Background: an optimization exercise with open tools, aiming at small area and a short achievable clock period. Do not read the settings as production practice. Function was checked by simulation only, so behaviour that the tests miss may differ from the original. The series may have gaps, and a smaller design here may also do less where the tests do not look.

Run 1, cell placement:
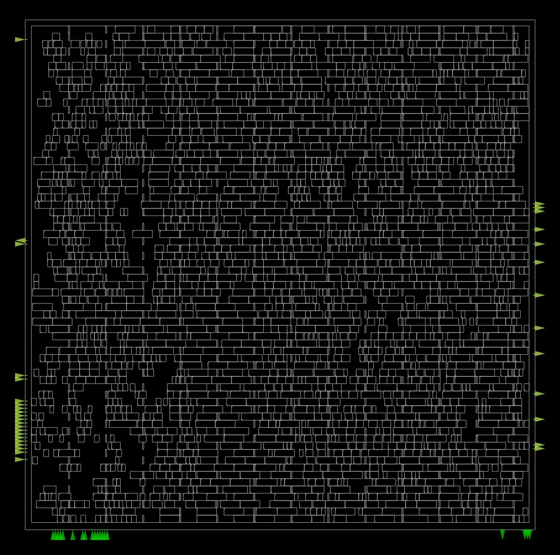
Run 1, nets reached from selected ports:
Scale bar: 50 um.
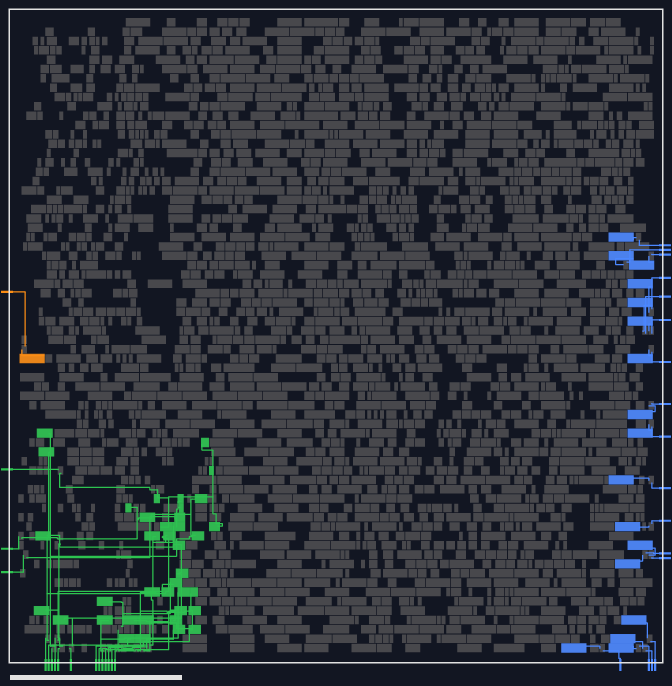
Run 1, logic cells by family:
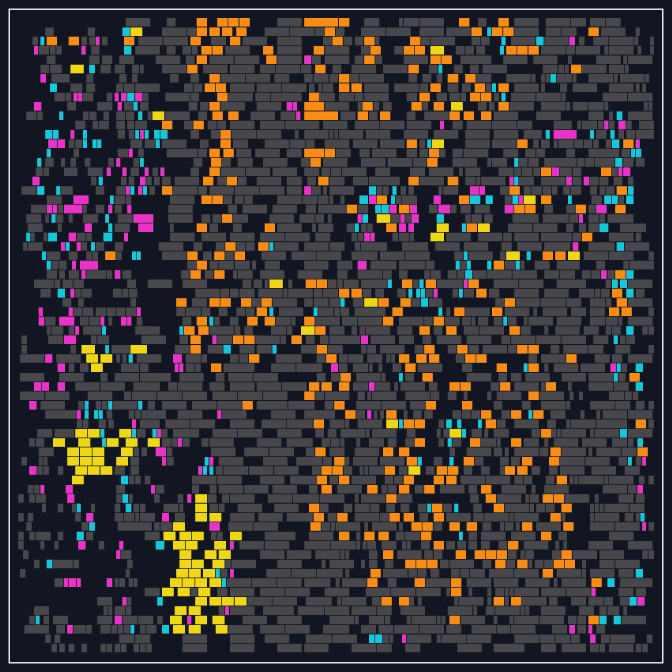
Run 1, the routed nets:
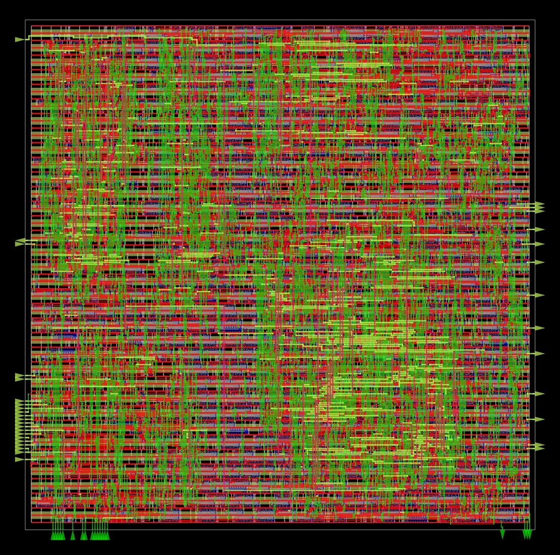
--- flow/design.v: outline only ---
// module gte_unr_divide: 2728 lines
module gte_unr_divide (
   input  wire        clk,
   input  wire        reset,
   input  wire        trigger,
   input  wire [15:0] lhs,
   input  wire [15:0] rhs,
   output reg  [16:0] result,
   output reg         div_error
);
  // ...
==> flow/flow/run.sh <==
#!/bin/bash
set -euo pipefail
bash standard.sh "BUFFER_PORTS_ARGS=-buffer_cell sky130_fd_sc_hd__buf_2" finish > standard_make.log 2>&1
==> flow/standard.sh <==
#!/bin/bash
# synth_recipe.tcl (not shown) runs the flow's synth.tcl, then flattens the netlist and writes it again
# the make line also repeats each setting of config.mk as NAME=value (left out here)
make -C /OpenROAD-flow-scripts/flow DESIGN_CONFIG=/design/flow/config.mk WORK_HOME=/design/flow/orfs CLKGATE_MAP_FILE= SYNTH_SCRIPT=/design/flow/synth_recipe.tcl "${@:-finish}"
==> flow/config.mk <==
export PLATFORM = sky130hd
export DESIGN_NAME = gte_unr_divide
export DESIGN_NICKNAME = gte_unr_divide
export VERILOG_FILES = /design/flow/design.v
export SDC_FILE = /design/flow/constraint.sdc
export NUM_CORES = 4
export LEC_CHECK = 0
export CAP_MARGIN = 20
export CORE_MARGIN = 2
export CORE_UTILIZATION = 65
export CTS_CLUSTER_DIAMETER = 100
export CTS_CLUSTER_SIZE = 25
export SETUP_SLACK_MARGIN = 4.5
export SLEW_MARGIN = 20
==> flow/constraint.sdc <==
create_clock -name core_clock -period 8.0 [get_ports {clk}]
set_input_delay 1.6000 -clock core_clock [delete_from_list [all_inputs] [get_ports {clk}]]
set_output_delay 1.6000 -clock core_clock [all_outputs]
set_load 0.01 [all_outputs]
==> impl_metrics.json, run 1 <==
{
  "status": "no timing/DRC/antenna violations",
  "synth.most_common_cell": "dfxtp_1",
  "cts-buffers-inserted": 17,
  "grt_max_degree": 46,
  "antenna_found_initial": 0,
  "fp.dieW_um": 190,
  "worst_clock_skew_ns": 0.0129,
  "slowest_stage": "fa_1",
  "tightest_slew_ns": 1.07,
  "synth_top_area_cell": "dfxtp_1",
  "root_buffer": "clkbuf_16",
  "grt_usage_pct": 30.5,
  "synth_top_area_share_pct": 27.8,
  "worst-path-buf-inv": 3,
  "insertion_delay_ns": 0.52,
  "htree_levels": 1,
  "ys_seq_area_share_pct": 27.8,
  "cp_cell_sequence": "fa_1 -> ha_1 -> inv_1 -> fa_2 -> inv_1 -> a21o_1 -> a21oi_2 -> o21bai_1 -> a21oi_2 -> xnor2_2 -> a22oi_1 -> xor2_1 -> ha_1 -> inv_1 -> fa_1",
  "hold_depth": 0,
  "drive_gt1_share_pct": 9.36,
  "diodes": 0,
  "synth_nets": 2698,
  "initialDrtViolationCount": 1437,
  "netlist_instances": 2338,
  "rr_worst_depth": 15,
  "synth_warnings": 1,
  "cpMostUsedCell": "inv_1",
  "syn_to_final_growth_pct": 4.68,
  "synth-main-ff-cell": "dfxtp_1"
}
## Picture notes: 'cell placement'
CORE AREA: 34,300 sq um
Seq/total area: 26.7%
Filler cells: 2,697

## Picture notes: 'nets reached from selected ports'
Key: result = blue [bits 17, direction output, edge 13 right, 4 bottom, end cells 17, buffers 17, wire 189 um]; div_error = orange [bits 1, direction output, edge left, end cells 1, buffers 1, wire 27.9 um]; lhs = green [bits 16, direction input, edge 13 bottom, 3 left, end cells 38, buffers 16, wire 1,100 um]

## Picture notes: 'logic cells by family'
Key: NAND gates = cyan [cells 170, where widely spread]; multiplexers = yellow [cells 84]; XOR/XNOR gates = orange [cells 300]; NOR gates = magenta [cells 149, where widely spread]

## Picture notes: 'the routed nets'
Metal-1 WL: 22,700 um
routed wl met3: 3450 um
DRT Wirelength: 55,200 um

==> run 1: stage by stage <==
stage	hold slack (ns)	worst slack, ns	cells
2_1_floorplan	0.310	4.54	2338
3_3_place_gp	0.310	3.61	2684
3_5_place_dp	0.312	3.78	2685
4_1_cts	0.316	4.36	2712
5_1_grt	0.314	4.42	2720
6_report	0.316	4.60	2720
==> run 1: cells by family (layout without fill, tap and decap cells) <==
group           Yosys count  after routing  share of synthesized area (%)
compound gates          592            592                           18.7
xor+xnor                300            300                           11.7
fa+ha+maj               325            325                           23.4
buf+inv                 365            292                           6.28
flops                   312            312                           27.8
mux                      84             84                           3.81
simple gates            360            360                           8.29
==> run 1: what timing repair did <==
action / CTS / global route
buffers inserted: 5 / 8
pin swaps: 1 / 8
gates resized for setup: 16 / 47
endpoints found under the setup margin: 44 / 41
hold buffers: 0 / 0
hold endpoints to repair: 0 / 0
==> run 1: routing by layer <==
metal	GRT usage (%)	share of wire (%)
met1	38.6	41
met2	52.8	49
met3	3.71	6.2
met4	12.9	4.1
met5	0	0
==> run 1: placed cells by master (no fill, tap or decap), drive strengths merged, types with 7 or more instances in the layout <==
master	instances
dfxtp	312
a22oi	222
xnor2	193
inv	188
ha	167
fa	158
nand2	109
xor2	107
o21ai	91
a21oi	81
buf	80
nor2	76
mux2i	75
nand2b	30
nor2b	27
nor3	26
a22o	22
a21o	20
a31oi	20
nand3	20
clkbuf	18
o21a	15
o211ai	14
a211oi	14
o21bai	12
and2	11
o31ai	11
mux2	9
nor4	8
and3	7
or2	7
nor3b	7
==> run 1: final cells by class <==
type,count,area [sq um]
Clock inverter,4,52.6
Multi-Input combinational cell,1661,15000
Timing Repair Buffer,80,490
Fill cell,2697,10800
Sequential cell,312,6290
Tap cell,455,569
Inverter,190,724
Clock buffer,18,429
Run 1, clock network drawn from the DEF:
Scale bar: 50 um.
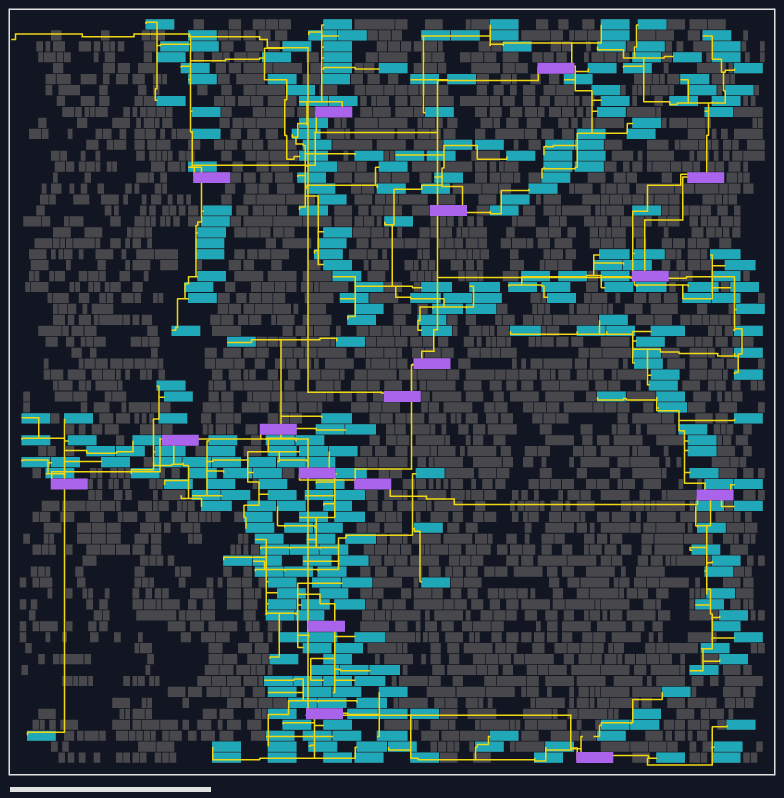

--- run 2 (diff from run 1) ---
--- a/flow/config.mk
+++ b/flow/config.mk
@@ -10,5 +10,6 @@
 export CORE_UTILIZATION = 65
 export CTS_CLUSTER_DIAMETER = 100
 export CTS_CLUSTER_SIZE = 25
-export SETUP_SLACK_MARGIN = 4.5
+export SETUP_SLACK_MARGIN = 4.6
 export SLEW_MARGIN = 20
+export TNS_END_PERCENT = 5
Run 2, clock network drawn from the DEF:
Scale bar: 50 um.
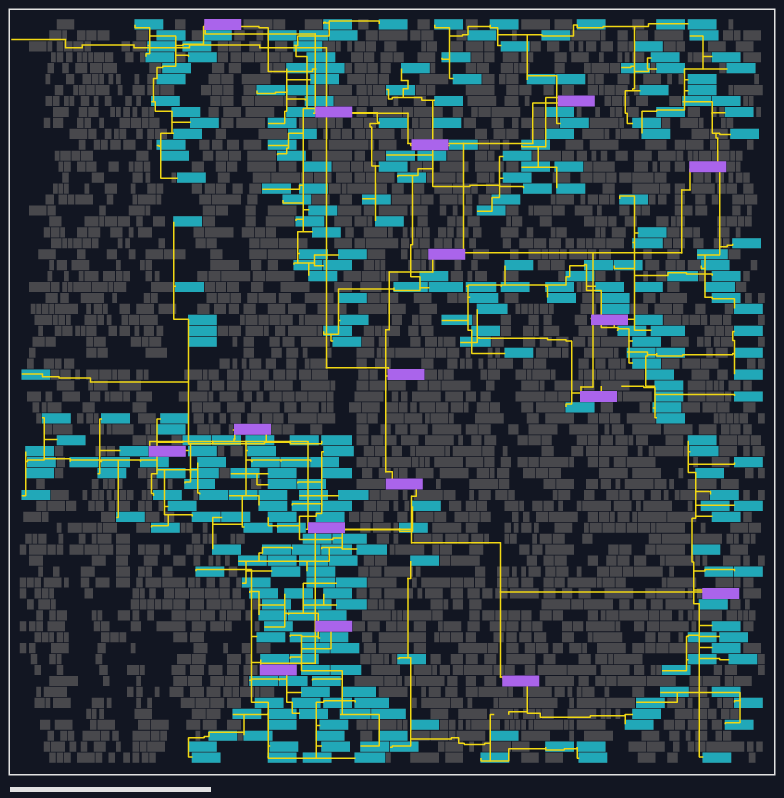
Key: flip-flops = cyan [count 312]; clock drivers = purple [count 17]; clock wires = yellow [length 3,350 um]
Position of the flops: widely spread. There are 18 routed clock nets.

Run 2, the routed nets:
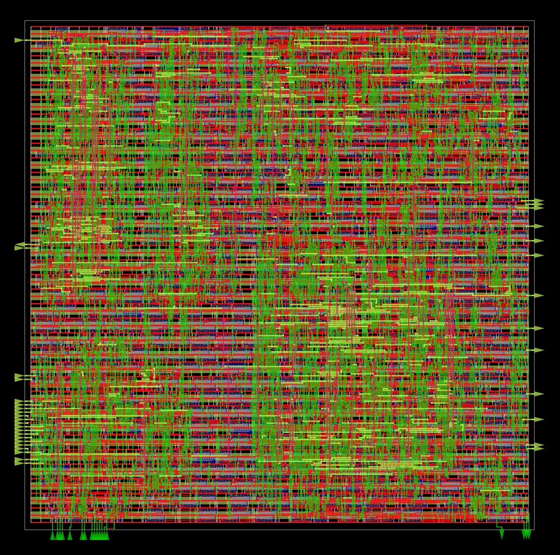
total number of vias: 17.3k
Highest Signal Layer: met4

Run 2, nets reached from selected ports:
Scale bar: 50 um.
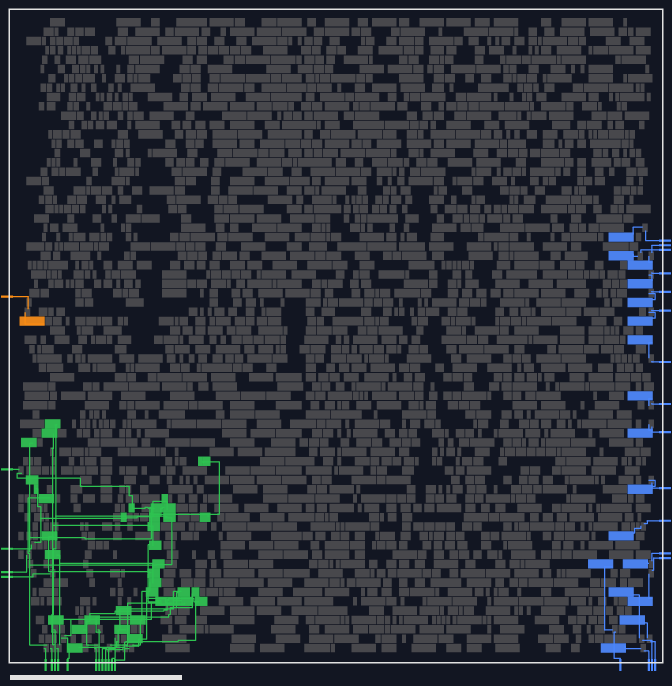
Key: lhs = green [bits 16, direction input, edge 12 bottom, 4 left, end cells 38, buffers 16, wire 1,090 um]; div_error = orange [bits 1, direction output, edge left, end cells 1, buffers 1, wire 17.3 um]; result = blue [bits 17, direction output, edge 13 right, 4 bottom, end cells 17, buffers 17, wire 185 um]

==> impl_metrics.json, run 2 <==
{
  "status": "no timing/DRC/antenna violations",
  "initialDrtViolationCount": 1635,
  "gr-usage-met2_pct": 53.7,
  "cts-buffers-inserted": 17,
  "hold_depth": 0,
  "grt_usage_pct": 30.5,
  "setup_ws_ns": 4.55,
  "synth-main-ff-cell": "dfxtp_1",
  "tightest_slew_ns": 0.979,
  "top_usage_layer": "met2",
  "cp_cell_sequence": "a22oi_1 -> xnor2_1 -> fa_1 -> fa_1 -> inv_1 -> fa_1 -> inv_1 -> fa_1",
  "cpMostUsedCell": "fa_1",
  "synth_nets": 2698,
  "synth.most_common_cell": "dfxtp_1",
  "netlist_instances": 2338,
  "synth_top_area_cell": "dfxtp_1",
  "synth_warnings": 1,
  "antenna_found_initial": 0,
  "core_sq_um": 34300,
  "diodes": 0,
  "slowest_stage": "dfxtp_1",
  "worst-path-buf-inv": 2,
  "drive_gt1_share_pct": 9.56,
  "root_buffer": "clkbuf_16",
  "hold_ws_ns": 0.329,
  "fp.dieW_um": 190
}
run 2: cell counts after synthesis:
No cell type changed its count.
run 2: cells by family (layout without fill, tap and decap cells):
logic type,Yosys count,in the layout,share of synthesized area [%]
buf+inv,365,297,6.28
compound gates,592,593,18.7
flops,312,312,27.8
fa+ha+maj,325,325,23.4
simple gates,360,360,8.29
xor+xnor,300,300,11.7
mux,84,84,3.81
run 2: layout make-up:
type / count / area, sq um
multi-input cells: 1662 / 15000
fillers: 2679 / 10700
flip-flops and latches: 312 / 6300
inverters: 190 / 717
well taps: 455 / 569
repair buffers: 86 / 541
clock buffers: 18 / 429
clock inverters: 3 / 43.8
run 2: timing repair:
item	in CTS	in global routing
buffers inserted	8	10
endpoints found under the setup margin	74	96
pin swaps	3	9
cloned	1	0
hold buffers	0	0
resized for setup	20	50
run 2: layer usage:
metal	routed length [um]	part of all wire (%)
met5	0	0
met4	2050	3.7
met3	3340	6.0
met2	27500	50
met1	22600	41
run 2: worst reg2reg max path: cells and delay by family (launching register included):
family,cells,cell delay (ns)
fa+ha+maj,4,1.70
flops,1,0.97
xor+xnor,1,0.27
compound gates,1,0.22
buf+inv,2,0.17
run 2: stage by stage:
| step | cells |
|---|---|
| final | 2726 |
| after global routing | 2726 |
| after CTS | 2716 |
| after detailed placement | 2686 |
| after global placement | 2686 |
| after floorplan | 2338 |
Run 2, local utilization:
Scale bar: 50 um. 19 x 19 tiles, from dark purple (low) to yellow (high), 0 to 100% covered.
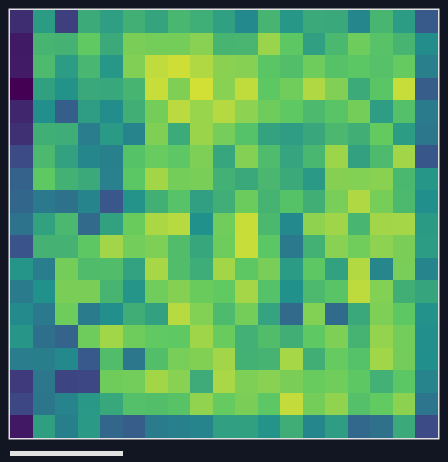

--- run 3 (diff from run 2) ---
--- a/flow/config.mk
+++ b/flow/config.mk
@@ -12,4 +12,4 @@
 export CTS_CLUSTER_SIZE = 25
 export SETUP_SLACK_MARGIN = 4.6
 export SLEW_MARGIN = 20
-export TNS_END_PERCENT = 5
+export TNS_END_PERCENT = 30
Run 3, local utilization:
Scale bar: 50 um. 19 x 19 tiles, from dark purple (low) to yellow (high), 0 to 100% covered.
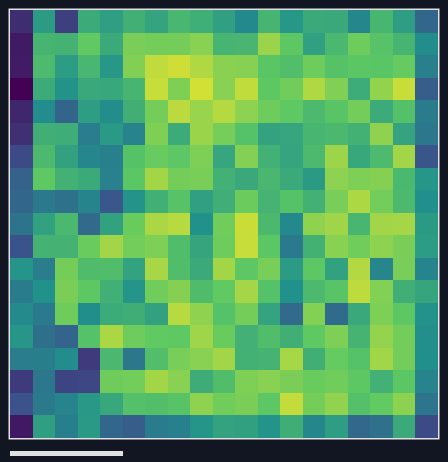
The fullest tile reaches 93%. 0.30% of the tiles are nearly empty. The mean over all tiles is 64%. 34% of the tiles are over 75% full.

Run 3, cell placement:
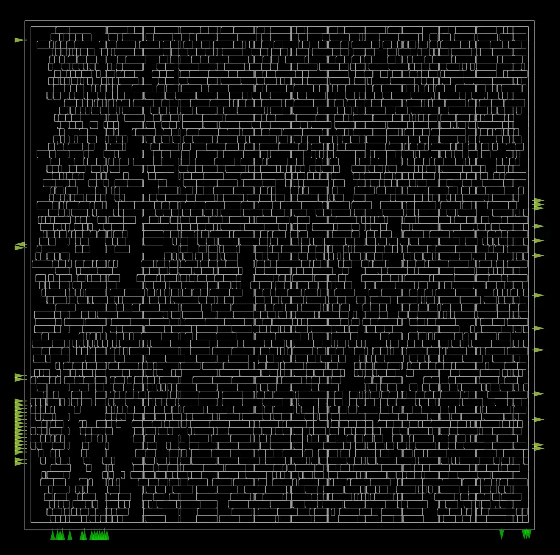
Core Rows: 68
Seq/total area: 26.6%
Non-Filler Instances: 2,727

Run 3, nets reached from selected ports:
Scale bar: 50 um.
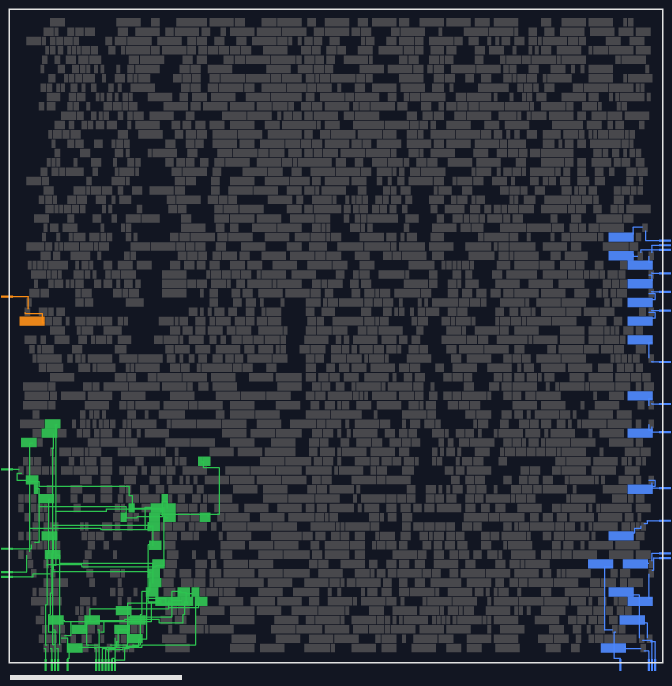
Key: div_error = orange [bits 1, direction output, edge left, end cells 1, buffers 1, wire 17.0 um]; lhs = green [bits 16, direction input, edge 12 bottom, 4 left, end cells 38, buffers 16, wire 1,070 um]; result = blue [bits 17, direction output, edge 13 right, 4 bottom, end cells 17, buffers 17, wire 185 um]

==> impl_metrics.json, run 3 <==
{
  "status": "no timing/DRC/antenna violations",
  "hpwlAfterDp_um": 39500,
  "synth-main-ff-cell": "dfxtp_1",
  "htree_levels": 1,
  "synth_nets": 2698,
  "synth_top_area_cell": "dfxtp_1",
  "drive_gt1_share_pct": 10.2,
  "wl_per_cell_um": 20.4,
  "diodes": 0,
  "fp.dieW_um": 190,
  "vias": 17400,
  "initialDrtViolationCount": 1564,
  "root_buffer": "clkbuf_16",
  "drtAntennaViolNets": 0,
  "tightest_slew_ns": 0.883,
  "hold_ws_ns": 0.329,
  "core_sq_um": 34300,
  "layout_commonest_cell": "dfxtp_1",
  "cts-buffers-inserted": 17,
  "ys_types": 97,
  "synth.most_common_cell": "dfxtp_1",
  "required_ns": 8.38,
  "hold_depth": 0,
  "netlist_instances": 2338,
  "antenna_found_initial": 0,
  "synth_warnings": 1,
  "grt_usage_pct": 30.6,
  "worst_clock_skew_ns": 0.0162
}
[run 3: cell count changes in the layout (fill, tap and decap cells not counted), moves of 2 or more]
cell     delta
dfxtp_2    +12
dfxtp_4     -7
dfxtp_1     -5
ha_1        -3
buf_4       +2
ha_2        +2
[run 3: metal layers]
layer | up-vias | global-route usage, % | routed length, um
li1 | 7960 | - | -
met2 | 765 | 53.9 | 27600
met1 | 8542 | 38.1 | 22300
met3 | 172 | 3.74 | 3730
met4 | 0 | 12.3 | 1930
met5 | - | 0 | 0
[run 3: worst max-delay path, cell delays in order (launching register included)]
cell	delay, ns
dfxtp_2	0.68
inv_2	0.30
xnor2_1	0.26
fa_1	0.47
fa_1	0.51
fa_1	0.50
inv_1	0.04
ha_1	0.28
o21a_1	0.10
nor2_1	0.10
a31oi_1	0.06
[run 3: timing repair]
action                                  CTS  global route
hold buffers                              0             0
resized for setup                        33            47
pin swaps                                 4             8
cloned                                    1             0
endpoints found under the setup margin   74            92
setup buffers                            13             6
[run 3: logic make-up after synthesis]
| logic type | synth area share, % |
|---|---|
| multiplexers | 3.81 |
| flip-flops | 27.8 |
| adder cells (fa/ha/maj) | 23.4 |
| AND/OR/NAND/NOR | 8.29 |
| buffers and inverters | 6.28 |
| XOR/XNOR | 11.7 |
| AO/OA/AOI/OAI | 18.7 |
[run 3: per-stage QoR]
| step | worst slack (ns) | area (sq um) | instances |
|---|---|---|---|
| 2_1_floorplan | 4.57 | 22500 | 2338 |
| 3_3_place_gp | 3.64 | 22700 | 2686 |
| 3_5_place_dp | 3.61 | 22700 | 2686 |
| 4_1_cts | 4.53 | 23400 | 2721 |
| 5_1_grt | 4.46 | 23600 | 2727 |
| 6_report | 4.56 | 23600 | 2727 |
[run 3: layout make-up]
class / count / area (sq um)
Sequential cell: 312 / 6290
Inverter: 190 / 717
Tap cell: 455 / 569
Clock inverter: 3 / 43.8
Multi-Input combinational cell: 1662 / 15100
Timing Repair Buffer: 87 / 536
Clock buffer: 18 / 429
Fill cell: 2684 / 10600
Run 3, the routed nets:
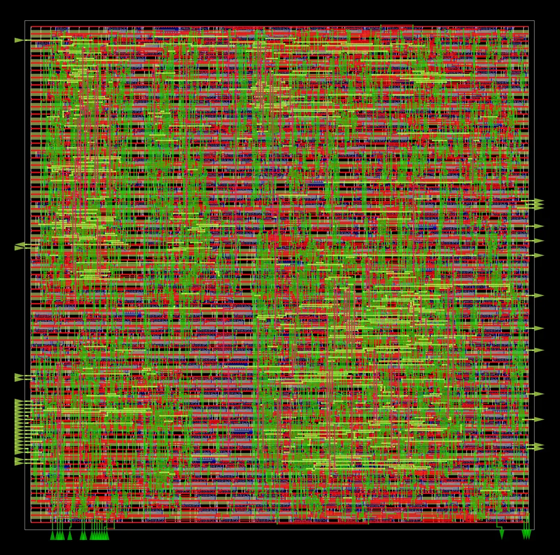

--- run 4 (diff from run 3) ---
--- a/flow/config.mk
+++ b/flow/config.mk
@@ -12,4 +12,3 @@
 export CTS_CLUSTER_SIZE = 25
 export SETUP_SLACK_MARGIN = 4.6
 export SLEW_MARGIN = 20
-export TNS_END_PERCENT = 30
Run 4, the routed nets:
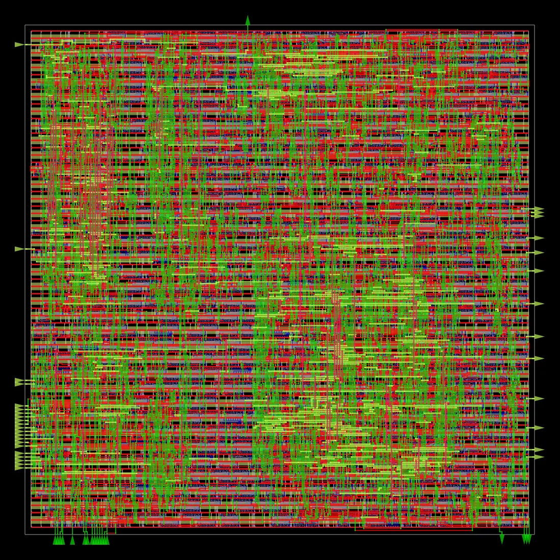
Metal-1 WL: 22,500 um
met2 wire len: 27,100 um

Run 4, cell placement:
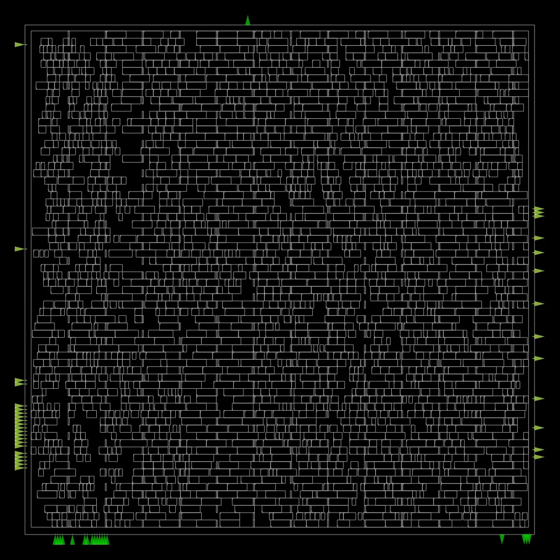
Well Taps: 455
utilization after layout: 69.1%
seq_cells: 312

Run 4, logic cells by family:
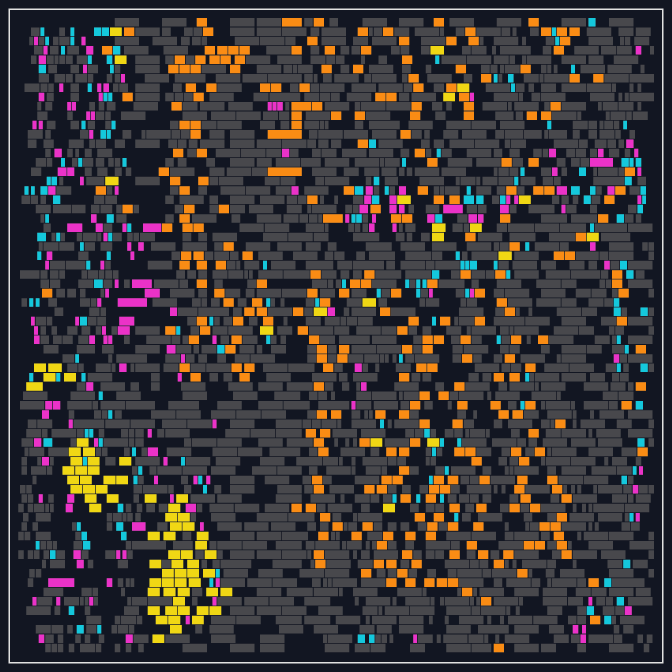
Key: multiplexers = yellow [cells 84]; XOR/XNOR gates = orange [cells 300]; NAND gates = cyan [cells 170, where widely spread]; NOR gates = magenta [cells 149, where widely spread]

==> impl_metrics.json, run 4 <==
{
  "status": "no timing/DRC/antenna violations",
  "timing.final.crit_share_pct": 41.6,
  "netlist_instances": 2338,
  "final_cells": 2725,
  "hpwlAfterDp_um": 38800,
  "ys_types": 97,
  "root_buffer": "clkbuf_16",
  "first_pass_iters": 6,
  "cts-buffers-inserted": 17,
  "worst_clock_skew_ns": 0.0244,
  "synth_warnings": 1,
  "required_ns": 8.40,
  "layout_commonest_cell": "dfxtp_1",
  "drtAntennaViolNets": 0,
  "tightest_slew_ns": 0.848,
  "fp.dieW_um": 190,
  "highest_layer": "met4",
  "synth-main-ff-cell": "dfxtp_1",
  "wl_per_cell_um": 20.2,
  "htree_levels": 1,
  "antenna_found_initial": 0,
  "synth_nets": 2698,
  "synth_edf_count": 0,
  "initialDrtViolationCount": 1345,
  "synth_top_area_cell": "dfxtp_1",
  "hold_depth": 0,
  "synth-seq-cells": 312,
  "fin_tns_setup_ns": 0,
  "final.fill_count": 2694
}
## run 4: cell counts after synthesis
No cell type changed its count.
## run 4: metal layers
metal | track usage (%) | up-vias
met5 | 0 | -
met4 | 10.5 | 0
met3 | 3.27 | 156
met2 | 53.5 | 747
met1 | 38.6 | 8392
li1 | - | 7941
## run 4: layout make-up
class,count,area (sq um),area share (%)
clock buffer,19,433,1.83
tap,455,569,2.40
timing repair buffer,84,533,2.25
multi-input combinational,1662,15100,63.6
sequential,312,6300,26.6
inverter,190,724,3.06
clock inverter,3,48.8,0.206
## run 4: cell families (layout without fill, tap and decap cells)
family          Yosys count  after routing  share of synthesized area [%]
buf+inv                 365            296                           6.28
compound gates          592            593                           18.7
flops                   312            312                           27.8
simple gates            360            360                           8.29
fa+ha+maj               325            325                           23.4
mux                      84             84                           3.81
xor+xnor                300            300                           11.7
## run 4: critical path, stage by stage (launching register included)
cell and delay, ns:
dfxtp_1 0.32, ha_1 0.32, ha_1 0.30, a21o_1 0.17
a21oi_2 0.14, nor2b_1 0.07, o21a_1 0.22, o41ai_4 0.36
xnor2_2 0.21, o21ai_2 0.12, xnor2_1 0.16, ha_1 0.32
inv_1 0.08, fa_1 0.42
## run 4: what timing repair did
action | 4_1_cts | 5_1_grt
resized for setup | 42 | 47
hold buffers | 0 | 0
buffers inserted | 10 | 8
endpoints found under the setup margin | 69 | 95
pin swaps | 5 | 13
hold endpoints to repair | 0 | 0
cloned | 1 | 0
## run 4: metrics by stage
step | hold slack, ns | area, sq um | utilization (%)
3_5_place_dp | 0.312 | 22700 | 66.3
3_3_place_gp | 0.310 | 22700 | 66.2
5_1_grt | 0.335 | 23700 | 69.1
2_1_floorplan | 0.310 | 22500 | -
6_report | 0.329 | 23700 | 69.1
4_1_cts | 0.331 | 23400 | 68.3

## port drivers added, routing unchanged
Ports are ideal in the flow. The routed layouts listed here were re-timed in OpenROAD. Step 1, drivers: a clkbuf_16 drives clk and a buf_2 each remaining input, both assumed. Step 2 also shifts input and output timing later by t, the mid clock arrival at the registers, as if the neighbouring blocks saw the same clock. a / b / c = no drivers / after step 1 / after step 2; a / b = the first two.
| run | t (ns) | setup WS [ns] | worst setup path at the end | worst data-port slew with drivers (ns) |
|---|---|---|---|---|
| run 1 | 0.563 | 4.605 / 4.605 / 4.186 | input to register | 0.05 |
| run 2 | 0.559 | 4.551 / 4.551 / 4.179 | input to register | 0.03 |
| run 3 | 0.560 | 4.558 / 4.558 / 4.277 | input to register | 0.04 |
| run 4 | 0.565 | 4.670 / 4.670 / 4.168 | input to register | 0.03 |
After both steps setup and hold are still met in every run listed. The setup slack of run 4, which loses most, moves by 0.000 ns with the drivers and by -0.502 ns with both steps.
